From an optimization exercise on the open Yosys and OpenROAD flow, aimed at small area and a short achievable clock period; shortcuts taken in it are not production practice. At most, simulation tests tie the RTL to the original design; equivalence was not proved. Not every run is shown, and edits may drop behaviour that the tests do not exercise. Function not checked in run 7: the RTL went through the layout flow alone.

--- flow/design.v: outline only ---
// module crc: 2947 lines
// module crc_axo: 8 lines
// module crc_ax2: 9 lines
// module crc_ob: 10 lines
// module crc_x2: 7 lines
module crc #(
	parameter DATA_WIDTH = 32,
	parameter CRC_WIDTH = 32
)
(
	input wire clk,
	input wire resetn,
	input wire clear,
	input wire [CRC_WIDTH-1:0]init_in,
	input wire [CRC_WIDTH:0]poly_in,
	input wire data_reverse,
	input wire crc_reverse,
	input wire [CRC_WIDTH-1:0]xorout_in,
	input wire [DATA_WIDTH-1:0]data_in,
	input wire data_in_valid,
	output wire [CRC_WIDTH-1:0]crc_out
);
  // ...
==> flow/flow/run.sh <==
#!/bin/bash
# The standard layout, with two changes: timing repair aims for a larger
# setup slack than the 120 ns clock needs (so that it shortens the paths
# that set the achieved period), and the port buffers are buf_1 cells.
set -euo pipefail
bash standard.sh synth > synth.log 2>&1
bash standard.sh SETUP_SLACK_MARGIN=88 \
  BUFFER_PORTS_ARGS="-buffer_cell sky130_fd_sc_hd__buf_1" finish > layout.log 2>&1
==> flow/standard.sh <==
#!/bin/bash
# synth_recipe.tcl (not shown) runs the flow's synth.tcl, then flattens the netlist and writes it again
# the make line also repeats each setting of config.mk as NAME=value (left out here)
make -C /OpenROAD-flow-scripts/flow DESIGN_CONFIG=/design/flow/config.mk WORK_HOME=/design/flow/orfs CLKGATE_MAP_FILE= SYNTH_SCRIPT=/design/flow/synth_recipe.tcl "${@:-finish}"
==> flow/config.mk <==
export PLATFORM = sky130hd
export DESIGN_NAME = crc
export DESIGN_NICKNAME = crc
export VERILOG_FILES = /design/flow/design.v
export SDC_FILE = /design/flow/constraint.sdc
export NUM_CORES = 4
export LEC_CHECK = 0
export CAP_MARGIN = 50
export CORE_MARGIN = 2
export CORE_UTILIZATION = 55
export GPL_ROUTABILITY_DRIVEN = 1
export PLACE_DENSITY = 0.55
export SLEW_MARGIN = 50
export SYNTH_HIERARCHICAL = 1
==> flow/constraint.sdc <==
create_clock -name core_clock -period 120.0 [get_ports {clk}]
set_input_delay 24.0000 -clock core_clock [delete_from_list [all_inputs] [get_ports {clk}]]
set_output_delay 24.0000 -clock core_clock [all_outputs]
set_load 0.01 [all_outputs]
==> run_1/met1.png <==
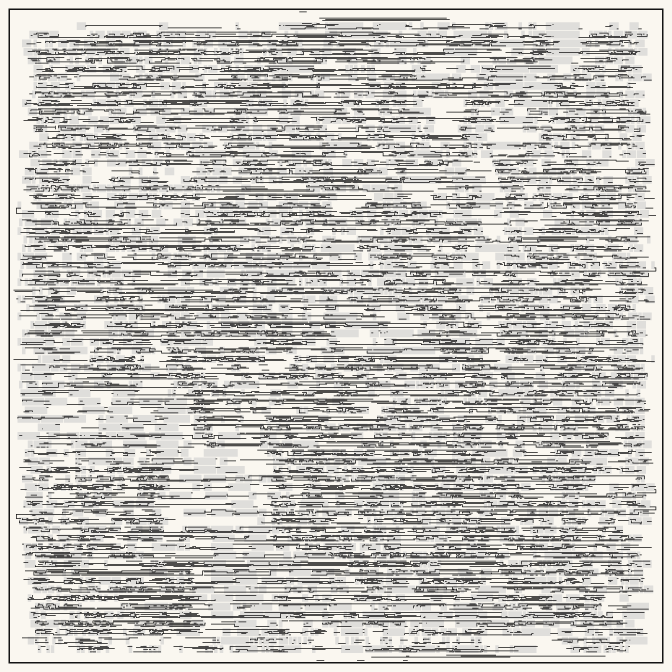
longest straight run: 81.9 µm
share of all routed wire: 42%
nets with wire on the layer: 3128
Vias: 22.7k
final WL: 84300 µm

==> run_1/final_worst_path.png <==
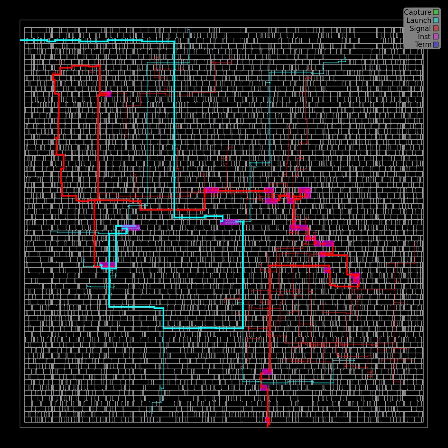
Fin Setup TNS: 0 ns
Finished Layout Cells: 3928
final core occ: 62.3%
Setup WS post-layout: 88.64 ns
final worst path period need: 31.36 ns

==> run_1/registers.png <==
Scale bar: 50 µm. Other sequential cells in the stronger gray, the rest of the logic in the fainter gray.
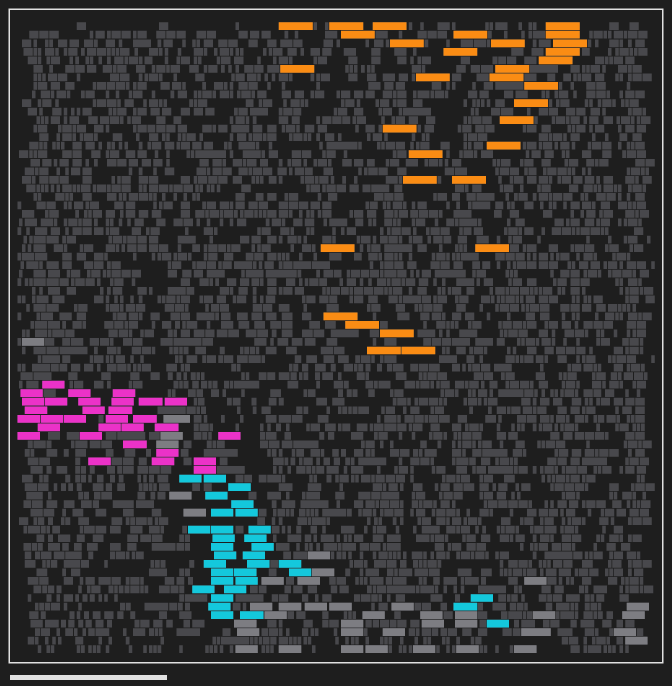
| color | signal | placed flops |
|---|---|---|
| cyan | pl | 33 |
| orange | r | 32 |
| magenta | pn | 31 |
not colored: 40
fraction of area in registers: 12.0%
Seq. cell area: 3060 µm²

==> metrics.md, run 1 <==
| Metric | Value |
|---|---|
| Status | complete, no violations |
| WP data required | 96.00 ns |
| Tightest Pin Transition | 0.760 ns |
| Hold path depth | 3 |
| Num CTS Buffers | 17 |
| Non-clk bufs | 257 |
| Iteration-0 DRC count of the detailed router | roughly 2.4k |
| Sink Count | 136 |
| Multi-input gate share of total cell area | 77.6% |
| Most frequent cell after synthesis | nand2_1 |
| Met1 Wirelength | 35500 µm |
| CP Launch Type | register |
| DP Wirelength | 61000 µm |
| Synth Area in XOR/XNOR | between 40% and 50% |
| Count of pins over their slew limit | 0 |
| Crit-path slowest cell | dfxtp_2 |
| Cell taking the most area after synthesis | xor2_1 |
| Total track usage | a little under two fifths |
| Max Used Layer | met4 |
| First-pass GRT wire length | 129000 µm |
| Clk root buf | clkbuf_16 |
| Initial antenna violation count | 1 |
| Cell variety after synth | 75 |
| Area contributors post-synth | xor2_1, nand2_1, xnor2_1, dfxtp_1, mux2i_1 |
| Core area | 40900 µm² |
| Crit path kind | register to primary output |
| Postcts setup bufs | 0 |
| Largest family of logic cells by synthesized area | XOR/XNOR gates |
| EDFF count, synth | 32 |
| Clock latency on the worst-skew pair | 0.48 ns |
| DP Worst Slack | a little under 90 ns |
| Synth Warn # | 7 |
| Post-CTS Resized | 0 |
| Commonest cells after routing, fill and taps aside | nand2_1, xor2_1, xnor2_1 |
| # clk buffers | 17 |
| Final hold vios | 0 |
| Asr flop ratio synth | less than 1% |
## Run 2: what changed since run 1
--- a/flow/config.mk
+++ b/flow/config.mk
@@ -8,7 +8,7 @@
 export CAP_MARGIN = 50
 export CORE_MARGIN = 2
 export CORE_UTILIZATION = 55
-export GPL_ROUTABILITY_DRIVEN = 1
-export PLACE_DENSITY = 0.55
+export GPL_ROUTABILITY_DRIVEN = 0
+export PLACE_DENSITY = 0.65
 export SLEW_MARGIN = 50
 export SYNTH_HIERARCHICAL = 1
==> run_2/zoom.png <==
Scale bar: 5 µm. Region (42, 146) to (62, 166) µm. Cells in gray, sequential cells in the stronger gray; small squares are vias.
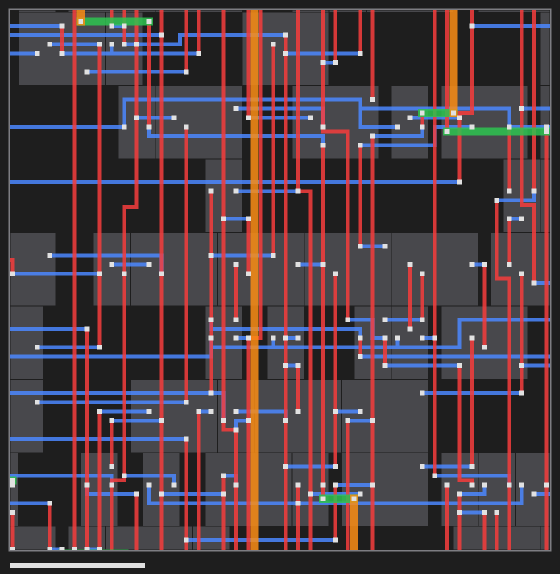
| color | layer |
|---|---|
| orange | met4 |
| blue | met1 |
| red | met2 |
| green | met3 |
sequential cells in the window: 0
most frequent: nand2_1 (17), xor2_1 (10), xnor2_1 (7)
cells with their middle in the window: 34

==> run_2/met1.png <==
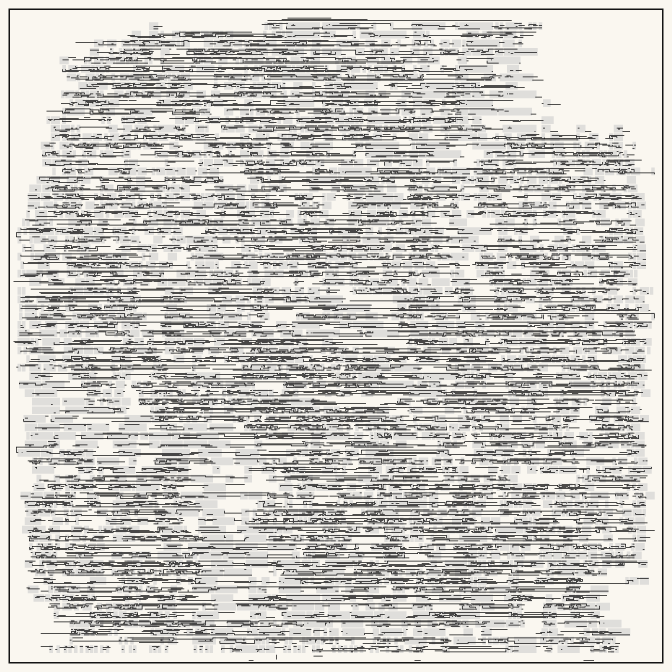
longest straight run: 77.7 µm
nets with wire on the layer: 3085
wire length on this layer: 32.3 mm
main direction: horizontal
share of all routed wire: 40%
Vias: 22.7k
final WL: 80400 µm
met1 Resource Use GR: 46.2%

==> metrics.md, run 2 <==
| Metric | Value |
|---|---|
| Status | complete, no violations |
| Num CTS Buffers | 17 (unchanged) |
| Final hold vios | 0 (unchanged) |
| Sink Count | 136 (unchanged) |
| Clock latency on the worst-skew pair | 0.45 ns (-0.03 ns) |
| Most frequent cell after synthesis | nand2_1 |
| Asr flop ratio synth | 0.735% (unchanged) |
| Synth Warn # | 7 (unchanged) |
| Clk root buf | clkbuf_16 |
| Multi-input gate share of total cell area | 77.7% (about the same) |
| Setup WS post-layout | 88.68 ns (+0.0417 ns) |
| Postcts setup bufs | 0 (unchanged) |
| CTS Buffer Depth | 2 |
| Count of pins over their slew limit | 0 (unchanged) |
| DP Worst Slack | 88.95 ns (-0.222 ns) |
| Hold Slack | 1.04 ns |
| #MultiIn Comb | 2956 |
| CTS tree | yes |
| Synth Area in XOR/XNOR | 43.2% (unchanged) |
| Area contributors post-synth | xor2_1, nand2_1, xnor2_1, dfxtp_1, mux2i_1 |
| Critical-path maximum fanout | 33 |
| Hold path depth | 4 (+1) |
| Fin Setup TNS | 0 ns (unchanged) |
| Crit path kind | register to primary output |
| Final worst path period need | 31.32 ns (-0.0417 ns) |
| Crit-path slowest cell | xnor2_1 |
| Finished Layout Cells | 3925 (-0.076%) |
| Cell family with most CP delay | XOR/XNOR gates |
| Commonest cells after routing, fill and taps aside | nand2_1, xor2_1, xnor2_1 |
| Die X | 208 µm |
| Met1 Wirelength | 32300 µm (-8.9%) |
| Initial antenna violation count | 3 (+2) |
| Tightest Pin Transition | 0.777 ns (+0.0170 ns) |
| CP Launch Type | register |
| Fillers | about 3.8k |
| Iteration-0 DRC count of the detailed router | 2532 (+7.2%) |
| Cell variety after synth | 75 (unchanged) |
| Core area | 40900 µm² (unchanged) |
| WP data required | 96.00 ns (about the same) |
| # clk buffers | 17 (unchanged) |
| Final core occ | 62.5% (+0.21 points) |
| Post-CTS Resized | 0 (unchanged) |
| Cell taking the most area after synthesis | xor2_1 |
| Max Used Layer | met4 |
| Grt met3 use | roughly 6.7% |
| DP Wirelength | 58100 µm (-4.7%) |
| Largest family of logic cells by synthesized area | XOR/XNOR gates |
| EDFF count, synth | 32 (unchanged) |
| Post-synth top area share | 28.3% |
| Non-clk bufs | 254 (-1.2%) |
| First-pass GRT wire length | 124000 µm (-3.9%) |
| IO Pins | 167 |
==> run_2/registers.png <==
Scale bar: 50 µm. Other sequential cells in the stronger gray, the rest of the logic in the fainter gray.
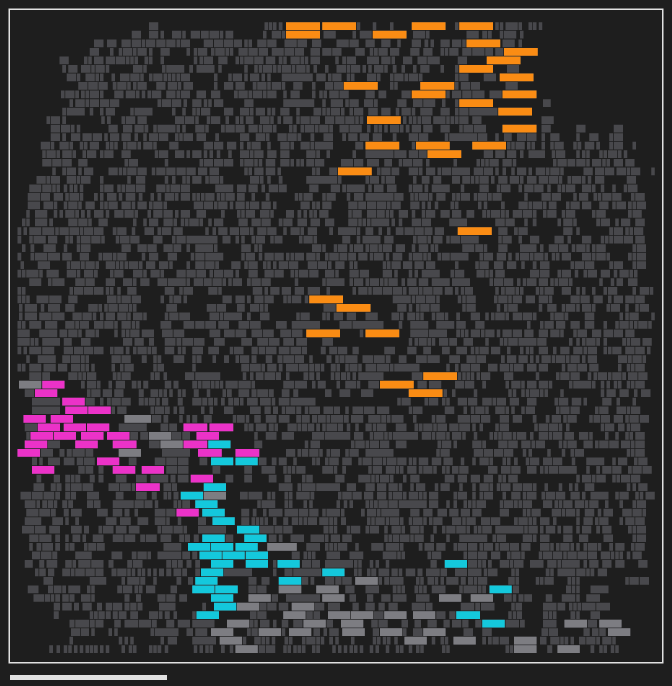
| color | signal | placed flops |
|---|---|---|
| cyan | pl | 33 |
| orange | r | 32 |
| magenta | pn | 31 |
not colored: 40
fraction of area in registers: 12.0%
Seq. cell area: 3060 µm²

==> run_2/wire_density.png <==
Scale bar: 50 µm. 21 x 21 tiles, from dark purple (low) to yellow (high), scaled to the fullest tile. Values are wire area over tile area, all layers added.
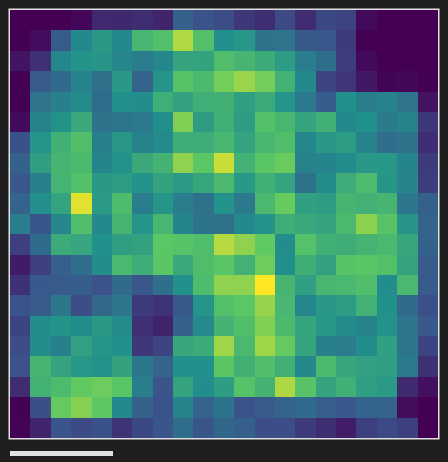
nearly empty tiles: 5.2%
fullest tile: 0.69
tiles over half the peak: 47%
emptiest ninth of the die: upper right
mean over tiles: 0.31
densest ninth of the die: center
total track usage: 36.1%
wire per inst: 20.5 µm

## Run 3: what changed since run 2
--- a/flow/config.mk
+++ b/flow/config.mk
@@ -6,9 +6,11 @@
 export NUM_CORES = 4
 export LEC_CHECK = 0
 export CAP_MARGIN = 50
+export CELL_PAD_IN_SITES_DETAIL_PLACEMENT = 0
+export CELL_PAD_IN_SITES_GLOBAL_PLACEMENT = 0
 export CORE_MARGIN = 2
 export CORE_UTILIZATION = 55
-export GPL_ROUTABILITY_DRIVEN = 0
+export GPL_ROUTABILITY_DRIVEN = 1
 export PLACE_DENSITY = 0.65
 export SLEW_MARGIN = 50
 export SYNTH_HIERARCHICAL = 1
==> run_3/registers.png <==
Scale bar: 50 µm. Other sequential cells in the stronger gray, the rest of the logic in the fainter gray.
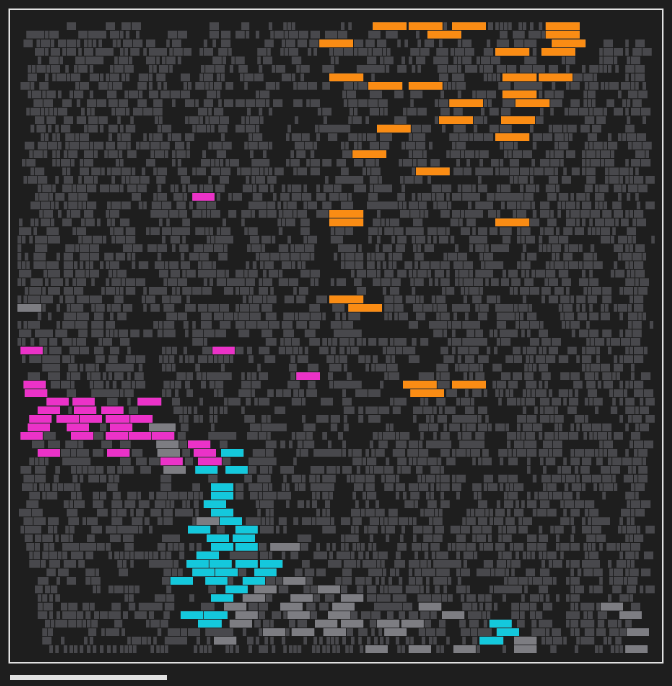
| color | signal | placed flops |
|---|---|---|
| cyan | pl | 33 |
| orange | r | 32 |
| magenta | pn | 31 |
not colored: 40
fraction of area in registers: 12.0%
final core occ: 62.2%

==> run_3/zoom.png <==
Scale bar: 5 µm. Region (42, 146) to (62, 166) µm. Cells in gray, sequential cells in the stronger gray; small squares are vias.
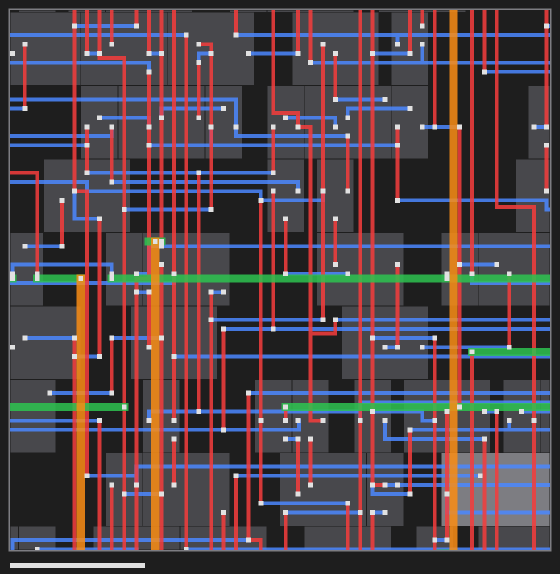
| color | layer |
|---|---|
| green | met3 |
| orange | met4 |
| blue | met1 |
| red | met2 |
most frequent: nand2_1 (18), xor2_1 (12), xnor2_1 (5)
cells with their middle in the window: 36
sequential cells in the window: 1

==> metrics.md, run 3 <==
| Metric | Value |
|---|---|
| Sink Count | 136 (unchanged) |
| Most frequent cell after synthesis | nand2_1 |
| DP Wirelength | 60800 µm (+4.7%) |
| Fin Setup TNS | 0 ns (unchanged) |
| CTS tree | yes |
| Count of pins over their slew limit | 0 (unchanged) |
| Largest family of logic cells by synthesized area | XOR/XNOR gates |
| Crit-path slowest cell | xnor2_1 |
| #MultiIn Comb | 2956 (unchanged) |
| Cell variety after synth | 75 (unchanged) |
| Post-CTS Resized | 0 (unchanged) |
| Cell family with most CP delay | XOR/XNOR gates |
| Hold Slack | 1.08 ns (+0.0387 ns) |
| Max Used Layer | met4 |
| WP data required | 96.00 ns (about the same) |
| Area contributors post-synth | xor2_1, nand2_1, xnor2_1, dfxtp_1, mux2i_1 |
| Postcts setup bufs | 0 (unchanged) |
| Grt met3 use | 5.33% (-1.4 points) |
| Total track usage | 38.0% (+1.8 points) |
| IO Pins | 167 (unchanged) |
| Multi-input gate share of total cell area | 77.7% (about the same) |
| # clk buffers | 18 (+1) |
| Seq. cell area | 3060 µm² (unchanged) |
| Iteration-0 DRC count of the detailed router | 2151 (-15%) |
| Met1 Wirelength | 35600 µm (+10%) |
| Final worst path period need | 31.11 ns (-0.204 ns) |
| Commonest cells after routing, fill and taps aside | nand2_1, xor2_1, xnor2_1 |
| Asr flop ratio synth | 0.735% (unchanged) |
| Hold path depth | 4 (unchanged) |
| Status | complete, no violations |
==> run_3/wire_density.png <==
Scale bar: 50 µm. 21 x 21 tiles, from dark purple (low) to yellow (high), scaled to the fullest tile. Values are wire area over tile area, all layers added.
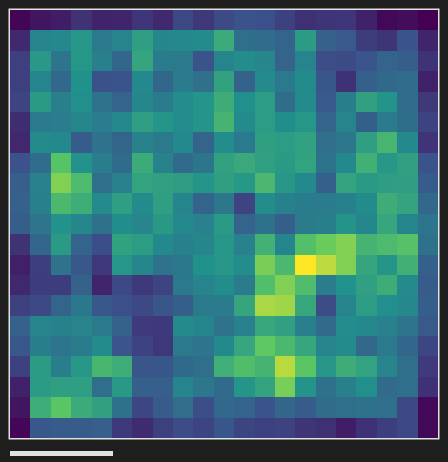
emptiest ninth of the die: upper right
mean over tiles: 0.32
fullest tile: 0.80
final WL: 84300 µm
Vias: 22.7k

==> run_3/final_worst_path.png <==
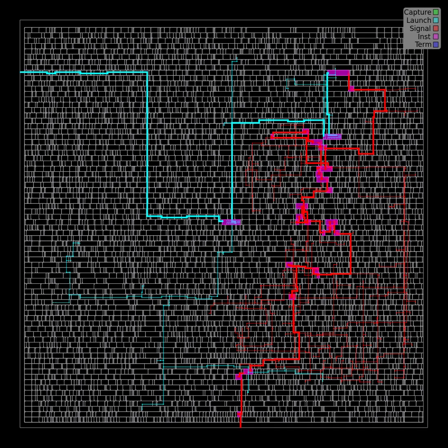
Setup WS post-layout: 88.89 ns
Finished Layout Cells: 3929

## Run 4: what changed since run 3
--- a/flow/config.mk
+++ b/flow/config.mk
@@ -6,10 +6,10 @@
 export NUM_CORES = 4
 export LEC_CHECK = 0
 export CAP_MARGIN = 50
-export CELL_PAD_IN_SITES_DETAIL_PLACEMENT = 0
-export CELL_PAD_IN_SITES_GLOBAL_PLACEMENT = 0
 export CORE_MARGIN = 2
 export CORE_UTILIZATION = 55
+export CTS_CLUSTER_DIAMETER = 400
+export CTS_CLUSTER_SIZE = 70
 export GPL_ROUTABILITY_DRIVEN = 1
 export PLACE_DENSITY = 0.65
 export SLEW_MARGIN = 50
==> run_4/met1.png <==
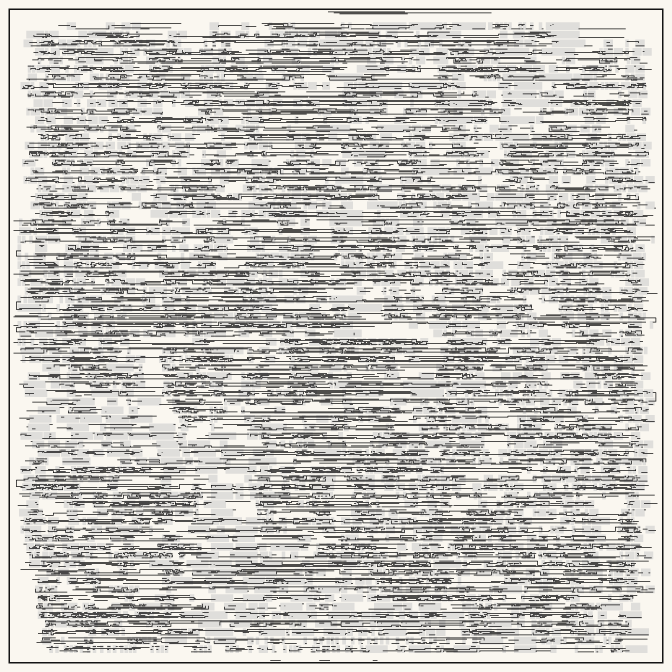
main direction: horizontal
wire length on this layer: 35.6 mm
nets with wire on the layer: 3131
met1 Resource Use GR: 50.8%

==> metrics.md, run 4 <==
| Metric | Value |
|---|---|
| Area contributors post-synth | xor2_1, nand2_1, xnor2_1, dfxtp_1, mux2i_1 |
| Critical path depth in cells | 26 |
| Sink Count | 136 (unchanged) |
| DP Wirelength | 60800 µm (unchanged) |
| #MultiIn Comb | 2956 (unchanged) |
| Fraction of area in registers | 12.0% (unchanged) |
| Multi-input gate share of total cell area | 77.7% (unchanged) |
| Post-synthesis simple-gate area fraction | about a quarter |
| # clk buffers | 18 (unchanged) |
| Chip height | 208 µm |
| Iteration-0 DRC count of the detailed router | 2151 (unchanged) |
| Vias | 22.7k (unchanged) |
| Final core occ | 62.2% (unchanged) |
| RSZ-0062 raised after global routing | no |
| Post-CTS Resized | 0 (unchanged) |
| Hold path depth | 4 (unchanged) |
| CTS tree | yes |
| Most frequent cell after synthesis | nand2_1 |
| Seq. cell area | 3060 µm² (unchanged) |
| Cell family with most CP delay | XOR/XNOR gates |
| Met1 Wirelength | 35600 µm (unchanged) |
| Final worst path period need | 31.11 ns (unchanged) |
| Max Used Layer | met4 |
| Largest family of logic cells by synthesized area | XOR/XNOR gates |
| Synth Warn # | 7 |
| Crit-path slowest cell | xnor2_1 |
| WP data required | 96.00 ns (about the same) |
| Hold Slack | 1.08 ns (unchanged) |
| Fin Setup TNS | 0 ns (unchanged) |
| Status | complete, no violations |
| Grt met3 use | 5.33% (unchanged) |
| Asr flop ratio synth | 0.735% (unchanged) |
| Commonest cells after routing, fill and taps aside | nand2_1, xor2_1, xnor2_1 |
| Cell variety after synth | 75 (unchanged) |
| Max cap viols | 0 |
| Final WL | 84300 µm (unchanged) |
| Clock latency on the worst-skew pair | 0.47 ns |
## Run 5: what changed since run 4
--- a/flow/config.mk
+++ b/flow/config.mk
@@ -8,8 +8,6 @@
 export CAP_MARGIN = 50
 export CORE_MARGIN = 2
 export CORE_UTILIZATION = 55
-export CTS_CLUSTER_DIAMETER = 400
-export CTS_CLUSTER_SIZE = 70
 export GPL_ROUTABILITY_DRIVEN = 1
 export PLACE_DENSITY = 0.65
 export SLEW_MARGIN = 50
==> metrics.md, run 5 <==
| Metric | Value |
|---|---|
| Most frequent cell after synthesis | nand2_1 |
| Critical path depth in cells | 26 (unchanged) |
| Num CTS Buffers | 17 |
| Hold path depth | 4 (unchanged) |
| WP data required | 96.00 ns (about the same) |
| Synth Warn # | 7 (unchanged) |
| Total track usage | 38.0% |
| Post-synth top area share | 28.3% |
| Seq. cell area | 3060 µm² (unchanged) |
| Fmax | 32.1 MHz |
| Gpl congestion | 0.941 |
| DP Wirelength | 60800 µm (unchanged) |
| Final setup fails | 0 |
| Grt met3 use | 5.33% (unchanged) |
| Max Used Layer | met4 |
| EDFF count, synth | 32 |
| #MultiIn Comb | 2956 (unchanged) |
| Synth Area in XOR/XNOR | about 43% |
| Multi-input gate share of total cell area | 77.7% (unchanged) |
| Crit-path slowest cell | xnor2_1 |
| Chip height | 208 µm (unchanged) |
| Slew headroom | 46.8% |
| Fraction of area in registers | 12.0% (unchanged) |
| Cell family with most CP delay | XOR/XNOR gates |
| Met1 Resource Use GR | 50.8% (unchanged) |
| Initial antenna violation count | 2 |
| Sink Count | 136 (unchanged) |
| Status | complete, no violations |
| Mapped Nets | 3306 |
| Final worst path period need | 31.11 ns (unchanged) |
| CTS tree | yes |
| Iteration-0 DRC count of the detailed router | 2151 (unchanged) |
| Final Skew | 0.0200 ns |
| Clock latency on the worst-skew pair | 0.47 ns (about the same) |
| CP Launch Type | register |
| Busiest layer in global routing | met2 |
| Fin Setup TNS | 0 ns (unchanged) |
| Met1 Wirelength | 35600 µm (unchanged) |
| Postcts setup bufs | 0 |
| Max cap viols | 0 (unchanged) |
| Largest family of logic cells by synthesized area | XOR/XNOR gates |
| Asr flop ratio synth | 0.735% (unchanged) |
| # clk buffers | 18 (unchanged) |
| DRT Pass-1 Iters | 6 |
| Cell variety after synth | 75 (unchanged) |
| Core area | between 40000 and 50000 µm² |
| Post-CTS Resized | 0 (unchanged) |
| Hold Slack | 1.08 ns (unchanged) |
| Final WL | 84300 µm (unchanged) |
| RSZ-0062 raised after global routing | no |
| Area contributors post-synth | xor2_1, nand2_1, xnor2_1, dfxtp_1, mux2i_1 |
| Post-synthesis simple-gate area fraction | 24.6% (unchanged) |
| Final core occ | 62.2% (unchanged) |
| Wire per inst | 21.4 µm |
## Run 6: what changed since run 5
--- a/flow/config.mk
+++ b/flow/config.mk
@@ -8,6 +8,8 @@
 export CAP_MARGIN = 50
 export CORE_MARGIN = 2
 export CORE_UTILIZATION = 55
+export CTS_CLUSTER_DIAMETER = 200
+export CTS_CLUSTER_SIZE = 40
 export GPL_ROUTABILITY_DRIVEN = 1
 export PLACE_DENSITY = 0.65
 export SLEW_MARGIN = 50
==> metrics.md, run 6 <==
| Metric | Value |
|---|---|
| Busiest layer in global routing | met2 |
| Final WL | 84300 µm (unchanged) |
| Mapped Nets | 3306 (unchanged) |
| Met1 Wirelength | 35600 µm (unchanged) |
| Grt met3 use | 5.33% (unchanged) |
| Postcts setup bufs | 0 (unchanged) |
| Max cap viols | 0 (unchanged) |
| Fraction of area in registers | 12.0% (unchanged) |
| DP Wirelength | 60800 µm (unchanged) |
| Max Used Layer | met4 |
| Post-synth top area share | 28.3% (unchanged) |
| RSZ-0062 raised after global routing | no |
| Core area | 40900 µm² (unchanged) |
| Post-CTS Resized | 0 (unchanged) |
| Initial antenna violation count | 2 (unchanged) |
| Iteration-0 DRC count of the detailed router | 2151 (unchanged) |
| Hold Slack | 1.08 ns (unchanged) |
| Crit-path slowest cell | xnor2_1 |
| Critical path depth in cells | 26 (unchanged) |
| Hold path depth | 4 (unchanged) |
| Final core occ | 62.2% (unchanged) |
| Fin Setup TNS | 0 ns (unchanged) |
| Met1 Resource Use GR | 50.8% (unchanged) |
| Chip height | 208 µm (unchanged) |
| Area contributors post-synth | xor2_1, nand2_1, xnor2_1, dfxtp_1, mux2i_1 |
| # clk buffers | 18 (unchanged) |
| Seq. cell area | 3060 µm² (unchanged) |
| Final worst path period need | 31.11 ns (unchanged) |
| DRT Pass-1 Iters | 6 (unchanged) |
| Synth Warn # | 7 (unchanged) |
| Asr flop ratio synth | 0.735% (unchanged) |
| Gpl congestion | 0.941 (unchanged) |
| Fmax | 32.1 MHz (unchanged) |
| Cell variety after synth | 75 (unchanged) |
| Clock latency on the worst-skew pair | 0.47 ns (about the same) |
| Final setup fails | 0 (unchanged) |
| Cell family with most CP delay | XOR/XNOR gates |
| Slew headroom | 46.8% (unchanged) |
| Final Skew | 0.0200 ns (unchanged) |
| #MultiIn Comb | 2956 (unchanged) |
| Post-synthesis simple-gate area fraction | 24.6% (unchanged) |
| Status | complete, no violations |
| Sink Count | 136 (unchanged) |
--- run 7: outline of the changes from run 6 ---
flow/design.v: 2982 -> 2924 lines; modules unchanged: 4
  crc: edited, 2947 -> 2889 lines
--- a/flow/config.mk
+++ b/flow/config.mk
@@ -9,6 +9,4 @@
 export CORE_MARGIN = 2
 export CORE_UTILIZATION = 55
-export CTS_CLUSTER_DIAMETER = 200
-export CTS_CLUSTER_SIZE = 40
 export GPL_ROUTABILITY_DRIVEN = 1
 export PLACE_DENSITY = 0.65
==> run_7/registers.png <==
Scale bar: 50 µm. Other sequential cells in the stronger gray, the rest of the logic in the fainter gray.
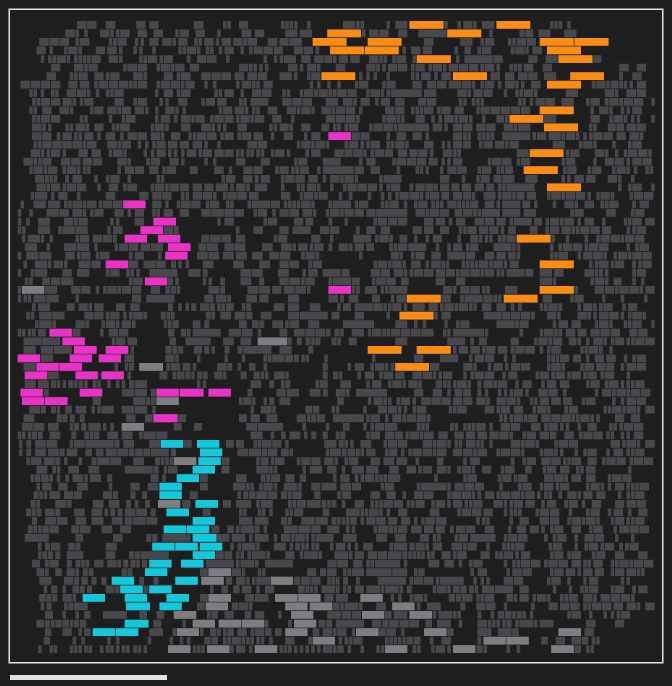
| color | signal | placed flops |
|---|---|---|
| magenta | pn | 31 |
| cyan | pl | 33 |
| orange | r | 32 |
not colored: 40
fraction of area in registers: 12.0%
Seq. cell area: 3060 µm²
final core occ: 62.4%

==> run_7/met1.png <==
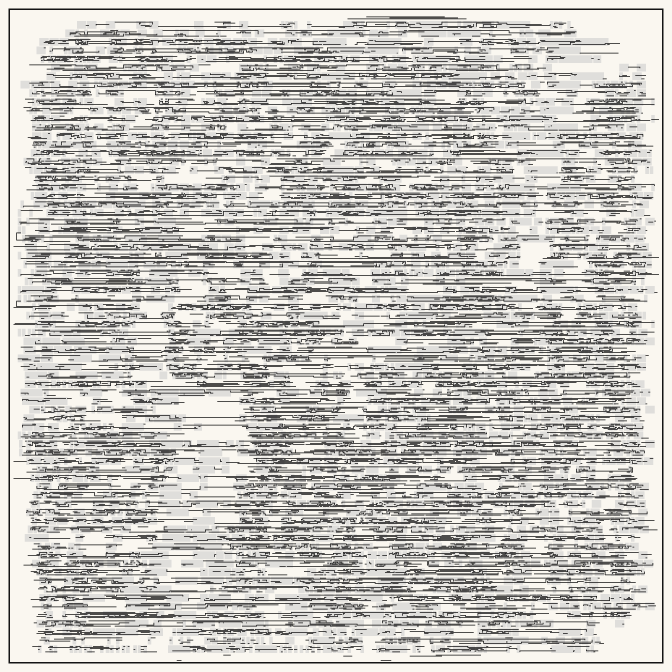
wire length on this layer: 34.7 mm
share of all routed wire: 42%
nets with wire on the layer: 3158
final WL: 82700 µm
met1 Resource Use GR: 50.5%
Vias: 22.6k

==> metrics.md, run 7 <==
| Metric | Value |
|---|---|
| Status | complete, no violations |
| EDFF count, synth | 32 |
| Fin Setup TNS | 0 ns (unchanged) |
| Placed Instances | 3906 |
| Sink Count | 136 (unchanged) |
| Critical path depth in cells | 29 (+12%) |
| Gpl congestion | 0.987 (+4.8%) |
| Iteration-0 DRC count of the detailed router | 2485 (+16%) |
| Clock latency on the worst-skew pair | 0.46 ns (about the same) |
| Crit-path slowest cell | xor2_1 |
| Crit path kind | register to primary output |
| Critical-path maximum fanout | 49 |
| Avg Cell Area, Syn | between 7 and 8 µm² |
| Max cap viols | 0 (unchanged) |
| Slew headroom | 50.0% (+3.2 points) |
| Post-synthesis simple-gate area fraction | 24.8% (+0.16 points) |
| Max Used Layer | met4 |
| Busiest layer in global routing | met2 |
| Total Die Area | between 40000 and 50000 µm² |
| Share of layout cells above drive strength 1 | under 10% |
| Initial antenna violation count | 0 (-2) |
| #MultiIn Comb | 2968 (+0.41%) |
| Mapped Nets | 3318 (+0.36%) |
| Area contributors post-synth | xor2_1, nand2_1, xnor2_1, dfxtp_1, mux2i_1 |
| Fmax | 31.8 MHz (-0.96%) |
| Fillers | 3761 |
| Met1 Wirelength | 34700 µm (-2.6%) |
| Post-CTS Resized | 0 (unchanged) |
| Post-synthesis mux area share | between 10% and 20% |
| Grt met3 use | 5.26% (-0.061 points) |
| Core area | 40800 µm² (-0.23%) |
| Commonest cells after routing, fill and taps aside | nand2_1, xor2_1, xnor2_1 |
| Multi-input gate share of total cell area | 77.5% |
| # clk buffers | 17 (-1) |
| Hold Slack | 0.757 ns (-0.319 ns) |
| Chip height | 207 µm (-0.22%) |
| Synth Warn # | 7 (unchanged) |
| WP data required | 96.00 ns |
| Postcts setup bufs | 0 (unchanged) |
| CP Launch Type | register |
| Asr flop ratio synth | 0.735% (unchanged) |
| Hold path depth | 2 (-2) |
| Final Skew | 0.0115 ns (-0.00842 ns) |
| DP Wirelength | 61200 µm (+0.70%) |
| Cell family with most CP delay | XOR/XNOR gates |
| Final setup fails | 0 (unchanged) |
| Flop-to-flop setup slack | 105.84 ns |
| DRT Pass-1 Iters | 5 (-1) |
| Cell Area, Synth | 22700 µm² |
| Cell variety after synth | 66 (-12%) |
| RSZ-0062 raised after global routing | no |
| Post-synth top area share | 30.7% (+2.5 points) |
==> run_7/wire_density.png <==
Scale bar: 50 µm. 21 x 21 tiles, from dark purple (low) to yellow (high), scaled to the fullest tile. Values are wire area over tile area, all layers added.
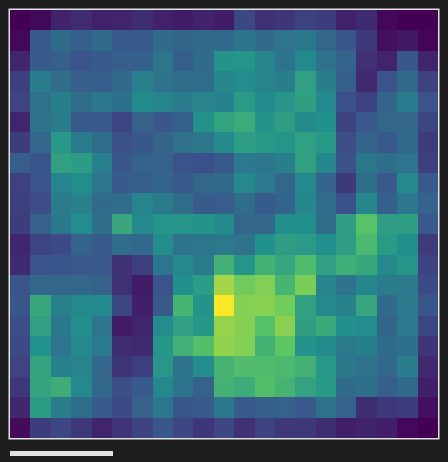
nearly empty tiles: 1.1%
fullest tile: 0.88
tiles over half the peak: 21%
wire per inst: 21.0 µm
total track usage: 37.6%

==> run_7/final_worst_path.png <==
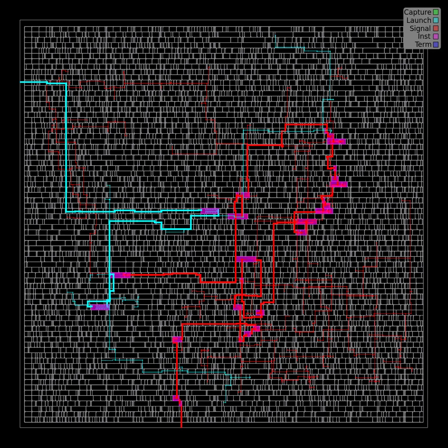
final worst path period need: 31.42 ns
Setup WS post-layout: 88.59 ns

## port drivers added, routing unchanged
The results above use ideal ports. As a check the final layouts listed here were re-extracted and re-timed, cells and wires unchanged.
Step 1 (the two cells are an assumption about what drives the block):
set clk [get_ports {clk}]
set_driving_cell -lib_cell sky130_fd_sc_hd__clkbuf_16 $clk
set_driving_cell -lib_cell sky130_fd_sc_hd__buf_2 [delete_from_list [all_inputs] $clk]
Step 2 adds t to the input delays and takes it off the output delays; t is the mean of the earliest and latest rising clock arrival at the registers after step 1. Input paths then give back, and output paths get back, about the clock's delay inside the block.
Three values: no drivers, after step 1, after step 2; two values: the first two.
run	t, ns	setup WS [ns]	worst slew at a driven data input, ns
run 1	0.524	88.640 / 88.579 / 89.103	0.07
run 2	0.499	88.682 / 88.626 / 88.905	0.06
run 3	0.521	88.887 / 88.828 / 89.184	0.07
run 4	0.521	88.887 / 88.828 / 89.184	0.07
run 5	0.521	88.887 / 88.828 / 89.184	0.07
run 6	0.521	88.887 / 88.828 / 89.184	0.07
run 7	0.508	88.585 / 88.530 / 89.038	0.05
After both steps setup and hold are still met in every run listed.
